This is an optimization exercise on Yosys and OpenROAD, whose aim is small area, not a production implementation.
Only simulation tests tie the RTL to the original design; equivalence was not proved.
No activity file was given, so power comes from the tool's default toggle rates.

==> flow/design.v <==
module pc_vga_8x16 (
	input	[2:0]	col,
	input	[3:0]	row,
	input	[7:0]	ascii,
	output	pixel
);
localparam [16383:0] CHARROM = {
256'h00000000000000000000000000000000000000007e818199bd8181a5817e0000, 256'h000000007effffe7c3ffffdbff7e00000000000010387cfefefefe6c00000000,
256'h000000000010387cfe7c381000000000000000003c1818e7e7e73c3c18000000, 256'h000000003c18187effff7e3c18000000000000000000183c3c18000000000000,
256'hffffffffffffe7c3c3e7ffffffffffff00000000003c664242663c0000000000, 256'hffffffffffc399bdbd99c3ffffffffff0000000078cccccccc78321a0e1e0000,
256'h0000000018187e183c666666663c000000000000e0f070303030303f333f0000, 256'h000000c0e6e767636363637f637f0000000000001818db3ce73cdb1818000000,
256'h0000000080c0e0f0f8fef8f0e0c080000000000002060e1e3efe3e1e0e060200, 256'h0000000000183c7e1818187e3c18000000000000666600666666666666660000,
256'h000000001b1b1b1b1b7bdbdbdb7f00000000007cc60c386cc6c66c3860c67c00, 256'h00000000fefefefe0000000000000000000000007e183c7e1818187e3c180000,
256'h00000000181818181818187e3c18000000000000183c7e181818181818180000, 256'h000000000000180cfe0c1800000000000000000000003060fe60300000000000,
256'h000000000000fec0c0c00000000000000000000000002466ff66240000000000, 256'h0000000000fefe7c7c3838100000000000000000001038387c7cfefe00000000,
256'h00000000000000000000000000000000000000001818001818183c3c3c180000, 256'h00000000000000000000002466666600000000006c6cfe6c6c6cfe6c6c000000,
256'h000018187cc68606067cc0c2c67c18180000000086c66030180cc6c200000000, 256'h0000000076ccccccdc76386c6c38000000000000000000000000006030303000,
256'h000000000c18303030303030180c00000000000030180c0c0c0c0c0c18300000, 256'h000000000000663cff3c66000000000000000000000018187e18180000000000,
256'h0000003018181800000000000000000000000000000000007e00000000000000, 256'h000000001818000000000000000000000000000080c06030180c060200000000,
256'h000000007cc6c6e6f6decec6c67c0000000000007e1818181818187838180000, 256'h00000000fec6c06030180c06c67c0000000000007cc60606063c0606c67c0000,
256'h000000001e0c0c0cfecc6c3c1c0c0000000000007cc6060606fcc0c0c0fe0000, 256'h000000007cc6c6c6c6fcc0c0603800000000000030303030180c0606c6fe0000,
256'h000000007cc6c6c6c67cc6c6c67c000000000000780c0606067ec6c6c67c0000, 256'h0000000000181800000018180000000000000000301818000000181800000000,
256'h00000000060c18306030180c06000000000000000000007e00007e0000000000, 256'h000000006030180c060c183060000000000000001818001818180cc6c67c0000,
256'h000000007cc0dcdededec6c6c67c000000000000c6c6c6c6fec6c66c38100000, 256'h00000000fc666666667c666666fc0000000000003c66c2c0c0c0c0c2663c0000,
256'h00000000f86c6666666666666cf8000000000000fe6662606878686266fe0000, 256'h00000000f06060606878686266fe0000000000003a66c6c6dec0c0c2663c0000,
256'h00000000c6c6c6c6c6fec6c6c6c60000000000003c18181818181818183c0000, 256'h0000000078cccccc0c0c0c0c0c1e000000000000e666666c78786c6666e60000,
256'h00000000fe6662606060606060f0000000000000c3c3c3c3c3dbffffe7c30000, 256'h00000000c6c6c6c6cedefef6e6c60000000000007cc6c6c6c6c6c6c6c67c0000,
256'h00000000f0606060607c666666fc000000000e0c7cded6c6c6c6c6c6c67c0000, 256'h00000000e66666666c7c666666fc0000000000007cc6c6060c3860c6c67c0000,
256'h000000003c18181818181899dbff0000000000007cc6c6c6c6c6c6c6c6c60000, 256'h00000000183c66c3c3c3c3c3c3c30000000000006666ffdbdbc3c3c3c3c30000,
256'h00000000c3c3663c18183c66c3c30000000000003c181818183c66c3c3c30000, 256'h00000000ffc3c16030180c86c3ff0000000000003c30303030303030303c0000,
256'h0000000002060e1c3870e0c080000000000000003c0c0c0c0c0c0c0c0c3c0000, 256'h000000000000000000000000c66c38100000ff00000000000000000000000000,
256'h000000000000000000000000001830300000000076cccccc7c0c780000000000, 256'h000000007c666666666c786060e00000000000007cc6c0c0c0c67c0000000000,
256'h0000000076cccccccc6c3c0c0c1c0000000000007cc6c0c0fec67c0000000000, 256'h00000000f060606060f060646c3800000078cc0c7ccccccccccc760000000000,
256'h00000000e666666666766c6060e00000000000003c1818181818380018180000, 256'h003c66660606060606060e000606000000000000e6666c78786c666060e00000,
256'h000000003c181818181818181838000000000000dbdbdbdbdbffe60000000000, 256'h00000000666666666666dc0000000000000000007cc6c6c6c6c67c0000000000,
256'h00f060607c6666666666dc0000000000001e0c0c7ccccccccccc760000000000, 256'h00000000f06060606676dc0000000000000000007cc60c3860c67c0000000000,
256'h000000001c3630303030fc30301000000000000076cccccccccccc0000000000, 256'h00000000183c66c3c3c3c300000000000000000066ffdbdbc3c3c30000000000,
256'h00000000c3663c183c66c3000000000000f80c067ec6c6c6c6c6c60000000000, 256'h00000000fec6603018ccfe0000000000000000000e18181818701818180e0000,
256'h000000001818181818001818181800000000000070181818180e181818700000, 256'h000000000000000000000000dc7600000000000000fec6c6c66c381000000000};
wire [14:0] idx = {ascii[7:0], row, ~col};
assign pixel = idx[14] ? 1'b0 : CHARROM[idx[13:0]];
endmodule
module VGA(clk, rst, ce_p, ce_n, Reset, c25, VGA_R, VGA_G, VGA_B, VGA_CLK, VGA_BLANK, VGA_HS, VGA_VS, VGA_SYNC, row_out, col_out, pixel_in);
	parameter cols = 793;
	parameter rows = 525;
	parameter rsl = 2;
	parameter hsl = 95;
	parameter disp = 138;
	parameter d_row = 6'h24;  
	parameter d_col = 8'h88;  
	input clk, rst, ce_p, ce_n;
	input c25;
	input Reset;
	output [9:0] VGA_R, VGA_G, VGA_B;
	output VGA_CLK, VGA_BLANK, VGA_HS, VGA_VS, VGA_SYNC;
	assign VGA_CLK = c25;
	input [7:0] pixel_in;
	output [9:0] row_out, col_out;
	reg [9:0] blue, green, red;
	assign VGA_R = red;
	assign VGA_G = green;
	assign VGA_B = blue;
	assign VGA_SYNC = 1'b0;
	reg [9:0] row, column;
	assign VGA_VS = (row < rsl) ? 1'b0 : 1'b1;
	assign VGA_HS = (column < hsl) ? 1'b0 : 1'b1;
	assign VGA_BLANK = VGA_HS & VGA_VS;
	assign row_out = (row + 1'b1> d_row) ? (row + 1'b1 -d_row) : 10'h000;
	assign col_out = (column + 1'b1 > d_col) ? (column + 1'b1 - d_col) : 10'h000;
	always@(posedge clk) begin
		if(rst | ~Reset) begin
			row <= 0;
			column <= 0;
		end
		else if (ce_p) begin
			if(column < cols) begin
				column <= column + 1'b1;
			end else begin
				column <= 0;
				if(row < rows) begin
					row <= row + 1'b1;
				end else begin
					row <= 0;
				end
			end
		end
	end
	always@(posedge clk) begin
		if (rst) begin
			blue <= 10'h000;
			red <= 10'h000;
			green <= 10'h000;
		end else if (ce_n) begin
		if(row >= d_row && row < 516) begin
			if(column >= d_col && column < 776) begin
				red <= 8'h92*pixel_in[7:5];
				green <= 8'h92*pixel_in[4:2];
				blue <= 9'h155*pixel_in[1:0];
			end
			else begin
				blue <= 10'h000;
				red <= 10'h000;
				green <= 10'h000;
			end
		end else begin
			blue <= 10'h000;
			red <= 10'h000;
			green <= 10'h000;
		end
		end
	end
endmodule
module LCD_out(clk, rst, ce400, line1, line2, LCD_DATA, LCD_RW, LCD_EN, LCD_RS, LCD_ON, LCD_BLON);
	input clk, rst, ce400;
	input [127:0] line1;
	input [127:0] line2;
	reg [3:0] charpos;
	reg [1:0] line;
	reg ln2;
	output [7:0] LCD_DATA;
	output LCD_RW, LCD_EN, LCD_RS, LCD_ON, LCD_BLON;
	assign LCD_BLON = 0;  
	assign LCD_ON = 1;  
	reg [7:0] dataout;
	assign LCD_DATA = dataout;
	reg [2:0] cmd;
	assign {LCD_EN, LCD_RS, LCD_RW} = cmd;
	reg busyflag;
	reg [6:0] state;
	reg [6:0] statehold;
	always@(posedge clk) begin
		if (rst) begin
			charpos <= 4'h0;
			line <= 2'h0;
			ln2 <= 1'b0;
			dataout <= 8'h00;
			cmd <= 3'b000;
			state <= 7'd2;
			statehold <= 7'd0;
		end else if (ce400) begin
		case(state)
			0: begin
				cmd <= 3'b000;
				state <= 1;
			end
			1: begin
				cmd <= 3'b100;
				state <= statehold;
			end
			2: begin
				cmd <= 3'b100;
				dataout <= 8'h38;
				statehold <= 3;
				state <= 0;
			end
			3: begin
				cmd <= 3'b100;
				dataout <= 8'h38;
				statehold <= 4;
				state <= 0;
			end
			4: begin
				cmd <= 3'b100;
				dataout <= 8'h38;
				statehold <= 5;
				state <= 0;
			end
			5: begin
				cmd <= 3'b100;
				dataout <= 8'h38;
				statehold <= 6;
				state <= 0;
			end
			6: begin
				cmd <= 3'b100;
				dataout <= 8'h08;
				statehold <= 7;
				state <= 0;
			end
			7: begin
				cmd <= 3'b100;
				dataout <= 8'h01;
				statehold <= 8;
				state <= 0;
			end
			8: begin
				cmd <= 3'b100;
				dataout <= 8'h0C;
				statehold <= 9;
				state <= 0;
			end
			9: begin
				cmd <= 3'b100;
				dataout <= 8'h06;
				statehold <= 32;
				state <= 0;
			end
			10: begin
				cmd <= 3'b100;
				dataout <= 8'h80;
				state <= 0;
			end
			11: begin
				cmd <= 3'b100;
				state <= 11;
			end
			12: begin
				cmd <= 3'b100;
				dataout <= 8'h68;
				statehold <= 32;
				state <= 0;
			end
			32: begin
				cmd <= 3'b110;
				if(line > 0) begin
					dataout <= 8'h30;
					charpos <= charpos + 1;
					if(charpos == 7) begin
						charpos <= 0;
						line <= line + 1;
					end
				end else begin
					case(charpos)
						0: dataout <= ln2 ? line2[127:120] : line1[127:120];
						1: dataout <= ln2 ? line2[119:112] : line1[119:112];
						2: dataout <= ln2 ? line2[111:104] : line1[111:104];
						3: dataout <= ln2 ? line2[103:96] : line1[103:96];
						4: dataout <= ln2 ? line2[95:88] : line1[95:88];
						5: dataout <= ln2 ? line2[87:80] : line1[87:80];
						6: dataout <= ln2 ? line2[79:72] : line1[79:72];
						7: dataout <= ln2 ? line2[71:64] : line1[71:64];
						8: dataout <= ln2 ? line2[63:56] : line1[63:56];
						9: dataout <= ln2 ? line2[55:48] : line1[55:48];
						10: dataout <= ln2 ? line2[47:40] : line1[47:40];
						11: dataout <= ln2 ? line2[39:32] : line1[39:32];
						12: dataout <= ln2 ? line2[31:24] : line1[31:24];
						13: dataout <= ln2 ? line2[23:16] : line1[23:16];
						14: dataout <= ln2 ? line2[15:8] : line1[15:8];
						15: begin
							dataout <= ln2 ? line2[7:0] : line1[7:0];
							line <= 1;
							ln2 <= ~ln2;
						end
					endcase
					charpos <= charpos + 1;
				end
				statehold <= 32;
				state <= 0;
			end
		endcase
		end
	end
endmodule
module SDCard(clk_in, rst, ce800, cs, sclk, mosi, miso, cmd, cmdready, busy);
	input clk_in, rst, ce800;
	input miso, cmdready;
	input [47:0] cmd;
	output cs, sclk, mosi, busy;
	assign busy = busyreg;
	assign cs = 1'b0;
	reg busyreg;
	reg clk;
	reg clke;
	reg sclke;
	assign sclk = clk & sclke;
	reg [3:0] clkcount;
	reg [1:0] clkstate;
	reg sd_tick;
	assign mosi = cmd[iterator];
	always@(posedge clk_in) begin
		if (rst) begin
			clk <= 1'b0;
			sclke <= 1'b1;
			clkcount <= 4'h0;
			clkstate <= 2'b00;
			sd_tick <= 1'b0;
		end else begin
		sd_tick <= ce800 && (clkstate == 2'b11) && !clk;
		if (ce800) begin
		case (clkstate)
			2'b00: begin
				clk <= 1'b0;
				clkstate <= 2'b01;
			end
			2'b01: begin
				clkstate <= 2'b10;
				sclke <= clke;
				clkcount <= 4'h7;
			end
			2'b10: begin
				clk <= 1'b0;
				clkstate <= (&clkcount) ? 2'b01 : 2'b11;
			end
			2'b11: begin
				clk <= 1'b1;
				clkcount <= clkcount + 1'b1;
				clkstate <= 2'b10;
			end
		endcase
		end
		end
	end
	reg [5:0] wtime;
	reg [2:0] state;
	reg [8:0] count;
	wire test = &clkcount;
	wire test2 = cmdready & test;
	reg [5:0] iterator;
	always@(posedge clk_in) begin
		if (rst) begin
			busyreg <= 1'b1;
			clke <= 1'b1;
			wtime <= 6'h00;
			state <= 3'h0;
			count <= 9'h000;
			iterator <= 6'h00;
		end else if (sd_tick) begin
		case(state)
			0: begin
				clke <= 1'b1;  
				wtime <= 6'h13;  
				state <= 2;  
			end
			1: begin
				clke <= 1'b0;  
				wtime <= 6'h13;  
				state <= 2;  
			end
			2: begin
				wtime <= wtime + 1;  
				state <= (&wtime) ? 3 : 2;  
			end
			3: begin
				state <= test ? 4 : 3;
				clke <= test ? 1'b0 : clke;
			end
			4: begin
				clke <= 1'b0;
				state <= test2 ? 5:4;
				busyreg <= 1'b0;
			end
			5: begin
				clke <= 1'b1;
				iterator <= 47;
				state <= 6;
				busyreg <= 1'b1;
			end
			6: begin
				iterator <= iterator - 1;
				state <= (iterator > 0) ? 6 : 1;
				clke <= (iterator > 0) ? 1 : 0;
			end
		endcase
		end
	end
endmodule
module top(
	CLOCK_50,
	reset,
	VGA_R, VGA_G, VGA_B, VGA_CLK, VGA_BLANK, VGA_HS, VGA_VS, VGA_SYNC,
	SW, KEY,
	LCD_DATA, LCD_RW, LCD_EN, LCD_RS, LCD_ON, LCD_BLON,
	SRAM_ADDR, SRAM_DQ_IN, SRAM_DQ_OUT, SRAM_DQ_OE, SRAM_WE_N, SRAM_OE_N, SRAM_UB_N, SRAM_LB_N, SRAM_CE_N,
	SD_DAT, SD_DAT3, SD_CMD, SD_CLK);
	input reset;
		input CLOCK_50;  
		wire c25;  
		reg clk400hz;
		reg [7:0] ccount;  
		reg [7:0] lcdcount;  
		assign c25 = ccount[0];
		wire c25_rise = ~ccount[0];             
		wire c25_fall = ccount[0];              
		wire clk800_rise = (ccount[6:0] == 7'h3F);  
		wire clk400_rise = (lcdcount == 8'hF4) & ~clk400hz;  
		always@(posedge CLOCK_50) begin
			if (reset) begin
				ccount <= 8'h00;
				lcdcount <= 8'h00;
				clk400hz <= 1'b0;
			end else begin
			ccount <= ccount + 1'b1;
			if(&ccount) lcdcount <= lcdcount + 1'b1;
			if(lcdcount == 8'hF4) begin
				clk400hz <= ~clk400hz;
				lcdcount <= 8'h00;
			end
			end
		end
		output [9:0] VGA_R, VGA_G, VGA_B;
		output VGA_CLK, VGA_BLANK, VGA_HS, VGA_VS, VGA_SYNC;
		wire vgaReset;
		assign vgaReset = KEY[3];
		wire [9:0] vga_row, vga_col;
		wire [7:0] vga_pixel = char_in[15:8] * rompix;
		VGA monitor (CLOCK_50, reset, c25_rise, c25_fall, vgaReset, c25, VGA_R, VGA_G, VGA_B, VGA_CLK, VGA_BLANK, VGA_HS, VGA_VS, VGA_SYNC, vga_row, vga_col, vga_pixel);
	output [7:0] LCD_DATA;
	output LCD_RW, LCD_EN, LCD_RS, LCD_ON, LCD_BLON;
	reg [7:0] lcddisp [31:0];
	reg [4:0] lcdcursor;
	LCD_out lcd (CLOCK_50, reset, clk400_rise,
		{lcddisp [0],lcddisp [1],lcddisp [2],lcddisp [3],lcddisp [4],lcddisp [5],lcddisp [6],lcddisp [7],
		lcddisp [8],lcddisp [9],lcddisp [10],lcddisp [11],lcddisp [12],lcddisp [13],lcddisp [14],lcddisp [15]},
		{lcddisp [16],lcddisp [17],lcddisp [18],lcddisp [19],lcddisp [20],lcddisp [21],lcddisp [22],lcddisp [23],
		lcddisp [24],lcddisp [25],lcddisp [26],lcddisp [27],lcddisp [28],lcddisp [29],lcddisp [30],lcddisp [31]},
		LCD_DATA, LCD_RW, LCD_EN, LCD_RS, LCD_ON, LCD_BLON);
		wire rompix;
		pc_vga_8x16 charrom(vga_col[2:0] - 1'b1,vga_row[3:0],~ascii,rompix);
		output [17:0] SRAM_ADDR;
		input [15:0] SRAM_DQ_IN;
		output [15:0] SRAM_DQ_OUT;
		output SRAM_DQ_OE;
		output SRAM_CE_N, SRAM_OE_N, SRAM_WE_N, SRAM_UB_N, SRAM_LB_N;
		reg sram_we;
		reg [15:0] sram_out, char_in;
		wire [7:0] ascii = char_in[7:0];  
		reg [17:0] sram_address;
		assign SRAM_WE_N = ~sram_we;  
		assign SRAM_CE_N = 1'b0;  
		assign SRAM_OE_N = 1'b0;  
		assign SRAM_UB_N = 1'b0;  
		assign SRAM_LB_N = 1'b0;  
		assign SRAM_ADDR = sram_address;  
		assign SRAM_DQ_OUT = sram_out;
		assign SRAM_DQ_OE = sram_we;
		wire [15:0] SRAM_DQ = sram_we ? sram_out : SRAM_DQ_IN;
			parameter offset = 18'h3F69F;
			wire [17:0] char_pos = ((vga_col/8) + (7'h50 * ((vga_row)/16))) + offset;
			reg [11:0] cursor;  
			wire cblank = 1'b0;  
		integer i;
		always@(posedge CLOCK_50) begin
			if (reset) begin
				sram_we <= 1'b0;
				sram_address <= 18'h00000;
				sram_out <= 16'h0000;
				char_in <= 16'h0000;
				lcdcursor <= 5'h00;
				cursor <= 12'h000;
				for (i = 0; i < 32; i = i + 1) lcddisp[i] <= 8'h00;
			end else
			if(vga_col[2:0] == 3'b000) begin
					sram_we <= 1'b0;
					sram_address <= char_pos;
					char_in <= SRAM_DQ;
			end else if (vga_col[2:0] == 3'b001) begin
				sram_we <= 1'b0;
				sram_address <= lcdcursor + offset;
				lcddisp[lcdcursor] <= {3'b000, lcdcursor}; 
				lcdcursor <= lcdcursor + 1'b1;
			end else begin
				if(cblank) begin
					sram_we <= 1'b1;
					cursor <= (cursor + 1'b1) % 12'h960;
					sram_address <= offset + cursor;
					sram_out <= 16'h0000;
				end else begin
					if(~KEY[1]) begin
						sram_we <= 1'b1;
						sram_address <= sram_address + 1'b1;
						sram_out <= sram_address[15:0];
					end else begin
					sram_we <= SW[17];
					sram_address <= (offset + SW[16:8]);
					sram_out <= {8'hFF, SW[7:0]};
					end
				end
			end
		end
	input [3:0] KEY;
	input [17:0] SW;
		input SD_DAT;  
		output SD_CLK,  
				SD_CMD,  
				SD_DAT3;  
		wire [47:0] cmd = 48'h0;
		wire cmdready = 1'b0;
		wire sdbusy;
		SDCard sdc(CLOCK_50, reset, clk800_rise, SD_DAT3, SD_CLK, SD_CMD, SD_DAT, cmd, cmdready, sdbusy);
endmodule
==> flow/run.sh <==
#!/bin/bash
# synth_recipe.tcl (not shown) runs the flow's synth.tcl, then flattens the netlist and writes it again
# the make line also repeats each setting of config.mk as NAME=value (left out here)
make -C /OpenROAD-flow-scripts/flow DESIGN_CONFIG=/design/flow/config.mk WORK_HOME=/design/flow/orfs CLKGATE_MAP_FILE= SYNTH_SCRIPT=/design/flow/synth_recipe.tcl finish
==> flow/config.mk <==
export PLATFORM = sky130hd
export DESIGN_NAME = top
export DESIGN_NICKNAME = top
export VERILOG_FILES = /design/flow/design.v
export SDC_FILE = /design/flow/constraint.sdc
export NUM_CORES = 4
export LEC_CHECK = 0
export CAP_MARGIN = 20
export CORE_MARGIN = 2
export CORE_UTILIZATION = 40
export SLEW_MARGIN = 20
==> flow/constraint.sdc <==
create_clock -name core_clock -period 10.0 [get_ports {CLOCK_50}]
set_input_delay 2.0000 -clock core_clock [delete_from_list [all_inputs] [get_ports {CLOCK_50}]]
set_output_delay 2.0000 -clock core_clock [all_outputs]
set_load 0.01 [all_outputs]
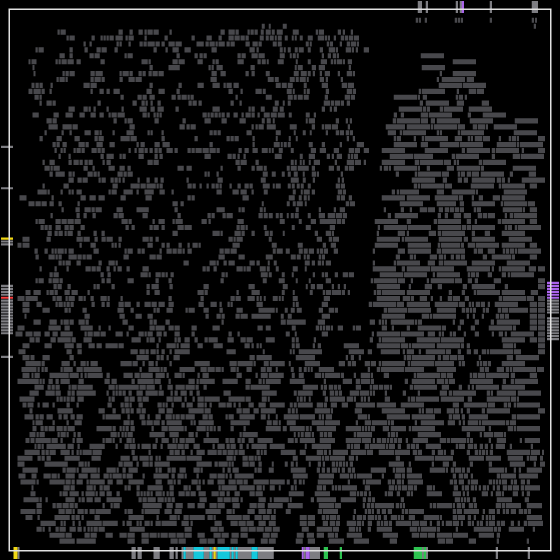
io_placement.png
Pins as bars across the die edge, other pins in grey.
| port | colour | pins | direction | edge |
|---|---|---|---|---|
| `SRAM_WE_N` | red | 1 | output | left |
| `SW` | cyan | 18 | input | bottom |
| `KEY` | yellow | 4 | input | 3 bottom, 1 left |
| `VGA_G` | purple | 10 | output | 6 right, 3 bottom, 1 top |
| `LCD_DATA` | green | 8 | output | bottom |
all pins by edge: 80 bottom, 23 left, 19 right, 10 top

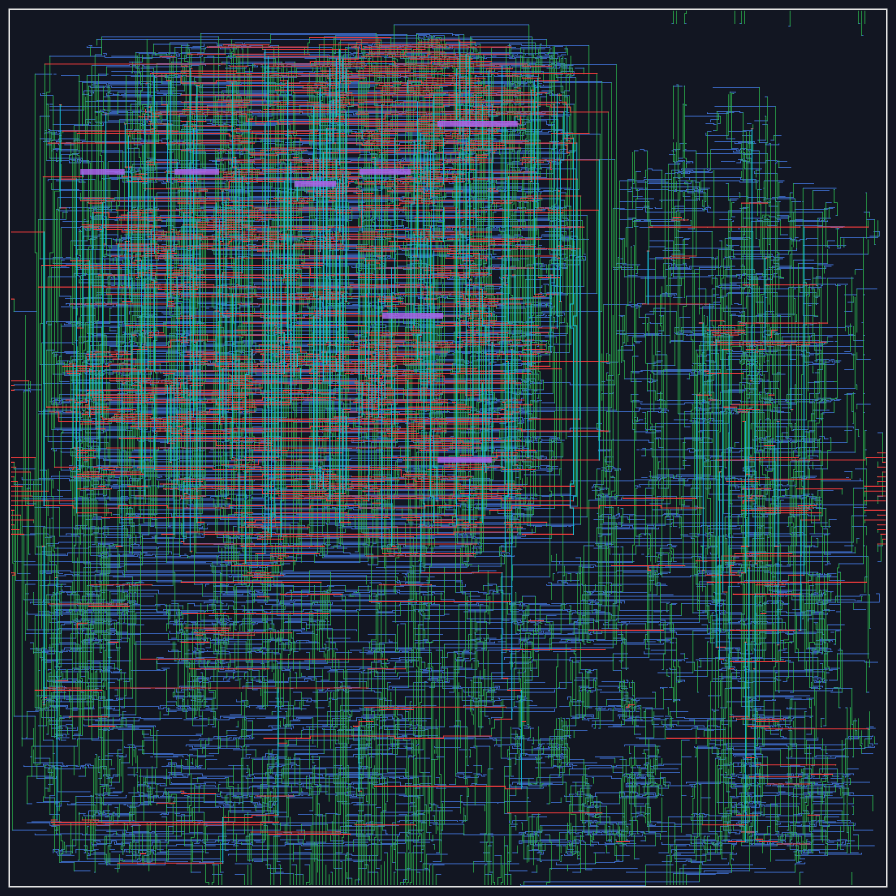
wires.png
| layer | colour | wire length |
|---|---|---|
| metal 3 | red | 13700 um |
| metal 2 | green | 49.1 mm |
| metal 5 | purple | 95.7 um |
| metal 4 | cyan | 8630 um |
| metal 1 | blue | 45.1 mm |

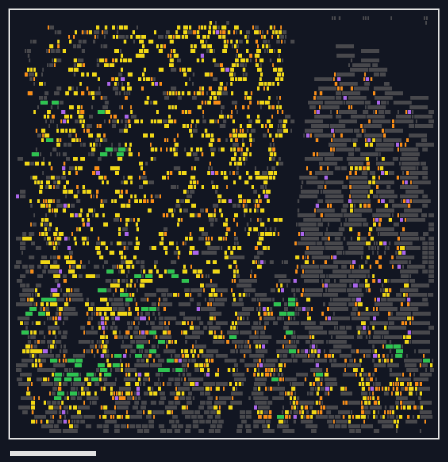
logic_types.png
Bar = 50 um.
| family | colour | cells | most used |
|---|---|---|---|
| NOR gates | orange | 583 | nor2_1 |
| adder and majority cells | green | 68 | ha_1 |
| AND and OR gates | purple | 96 | or2_2 |
| inverting AOI/OAI gates | yellow | 884 | a21oi_1 |
Finished Layout Cells: 3818
fraction of area in multi-input gates: 0.543
commonest non-fill, non-tap cell in the layout: sky130_fd_sc_hd__nor2_1

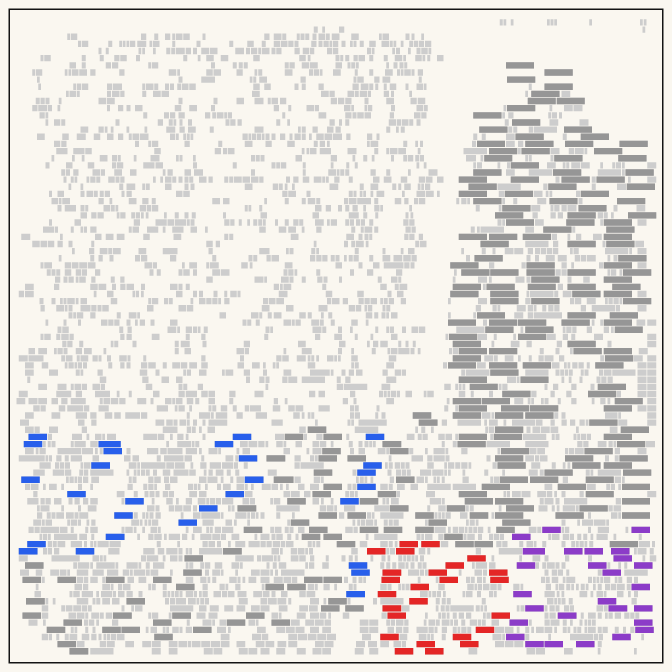
by_instance.png
Other sequential cells in the stronger grey, the rest of the logic in the fainter grey.
| scope | colour | flops |
|---|---|---|
| `lcd` | purple | 27 |
| `monitor` | blue | 28 |
| `sdc` | red | 25 |

==> metrics.md <==
| Metric | Value |
|---|---|
| I/O Buffers | approximately 120 |
| Most frequent cells in the layout | sky130_fd_sc_hd__nor2_1 (376), sky130_fd_sc_hd__nand2_1 (249), sky130_fd_sc_hd__a21oi_1 (204) |
| Smallest setup slack after layout | 1.54 ns |
| Final worst hold slack | 0.470 ns |
| Comb. pwr | 0.196 mW |
| Sequential share of the synthesized area | 0.330 |
| Biggest area contributors in the synthesized netlist | sky130_fd_sc_hd__edfxtp_1 (20%), sky130_fd_sc_hd__dfxtp_1 (13%), sky130_fd_sc_hd__nor2_1 (5.9%) |
| Number of hold buffers added after CTS | 0 |
| CTS tree | built |
| Cell area after layout | about 27000 um2 |
| Share of layout cells above drive strength 1 | 0.0871 |
| Clk Latency, worst-skew pair | about 0.56 ns |
| Element type at the critical path end | register |
| Most flop-heavy register | lcddisp |
| Num rows | 89 |
| Clock input transition at the sequential cells of the worst setup and hold paths | 0.08 ns |
| Critical path required time | 10.48 ns |
| Leading register cell type out of synthesis | sky130_fd_sc_hd__edfxtp_1 |
| Worst reg2reg endpoint | monitor.green[8]$_SDFFE_PP0P_ |
| Critical Path Start Type | register |
| Net switching component of the power | between 0.7 and 0.8 mW |
| Number of maximum-capacitance violations | 0 |
| Drt wl/cell | 30.5 um |
| Synthesis-stage register bit count | 313 |
| DIE HEIGHT | 248 um |
| Half-perimeter wire length after detailed placement | approximately 80000 um |
| Run status | complete, no violations |
| Overall global routing resource usage | 0.370 |
| Data arrival time of the worst path | 8.94 ns |
| Yosys top cell by area | sky130_fd_sc_hd__edfxtp_1 |
| Internal Power | 2.31 mW |
| Unrepaired setup endpoints after global routing | false |
| Share of total power in the clock network | 0.469 |
| Xor and xnor area share after synthesis | 0.0337 |
| Fraction of synthesized area in multiplexers | 0.0480 |
| Setup slack of the most critical reg-to-reg path | 1.54 ns |
| Syn Std Cell Area | approximately 24000 um2 |
| Final net count | 3122 |
| Final number of setup-violating endpoints | 0 |
| Wire length of the first global-routing pass | 167000 um |
| Number of gates given a new drive strength after cts | 0 |
| Count of yosys warnings during synthesis | 4 |
| Setup Buffers After CTS | 0 |
| Flop+latch power | 1.42 mW |
## worst max-delay path, cell delays in order (launching register included)
cell	delay (ns)
sky130_fd_sc_hd__dfxtp_1	0.59
sky130_fd_sc_hd__ha_1	0.58
sky130_fd_sc_hd__nand4_1	0.26
sky130_fd_sc_hd__nor2_1	0.32
sky130_fd_sc_hd__o211ai_1	0.19
sky130_fd_sc_hd__a32oi_2	0.59
sky130_fd_sc_hd__nand2_1	0.30
sky130_fd_sc_hd__nand2_1	0.32
sky130_fd_sc_hd__ha_1	0.24
sky130_fd_sc_hd__inv_1	0.06
sky130_fd_sc_hd__ha_2	0.74
sky130_fd_sc_hd__nand2_1	0.22
sky130_fd_sc_hd__nand2_1	0.76
sky130_fd_sc_hd__nand2_1	0.44
sky130_fd_sc_hd__and3_1	0.34
sky130_fd_sc_hd__a2111oi_0	0.37
sky130_fd_sc_hd__o21ai_0	0.13
sky130_fd_sc_hd__a221oi_1	0.36
sky130_fd_sc_hd__o21ai_0	0.18
sky130_fd_sc_hd__o221ai_1	0.71
sky130_fd_sc_hd__o311a_4	0.42
sky130_fd_sc_hd__o21ai_1	0.09
sky130_fd_sc_hd__o21ai_1	0.12
## cells in the mapped netlist, drive strengths merged, types with 14 or more instances
cell type,instances
a311oi,14
a211oi,89
nand2b,23
or2,37
inv,72
or3,16
xnor2,56
a21o,16
a221oi,25
mux2i,111
a2111oi,15
o221ai,18
ha,66
a21oi,215
dfxtp,153
clkbuf,176
nor3,138
o22ai,62
a22oi,23
nor2,380
nand3,88
o211ai,45
o21ai,214
nand2,252
a31oi,55
o311ai,15
nor2b,24
and3,14
nor4,33
xor2,35
nand4,23
edfxtp,160
buf,125
o31ai,28
## area by class of cell
cell class                 count  area [um2]  area share
clock inverter                22         243     0.00901
antenna                        3        7.51    0.000279
tap                          773         967      0.0359
sequential                   313        7880       0.292
multi-input combinational   2374       14600       0.543
timing repair buffer         214        1890      0.0703
clock buffer                  46        1040      0.0387
inverter                      73         274      0.0102
## per-layer routing
metal  GRT usage  share of wire  wire [um]  up-vias
met5           0        0.00081         95        -
li1            -              -          -    11110
met3       0.116           0.12      13700      543
met2       0.547           0.42      49100     1758
met4       0.230          0.074       8630       14
met1       0.469           0.39      45100    12317

## re-timing with driven ports
Ports are ideal in the flow. The routed layout listed here was re-timed in OpenROAD. Step 1 sets driving cells, clkbuf_16 on the clock port and buf_2 on the other inputs (assumed; they add their load-dependent delay and slew). Step 2 times the ports against the registers' clock, not the clock port: input delays grow and output delays shrink by t, the midpoint of the rising clock arrivals with the driver on. a / b / c = no drivers / after step 1 / after step 2; a / b = the first two.
t, ns: 0.616
setup slack, ns: 1.543 / 1.543 / 1.543
worst setup path at the end: register to register
latest minus earliest clock arrival (ns): 0.020 / 0.020
After both steps this run still meets setup and hold. The setup slack of this run moves by 0.000 ns with the drivers and by 0.000 ns with both steps.
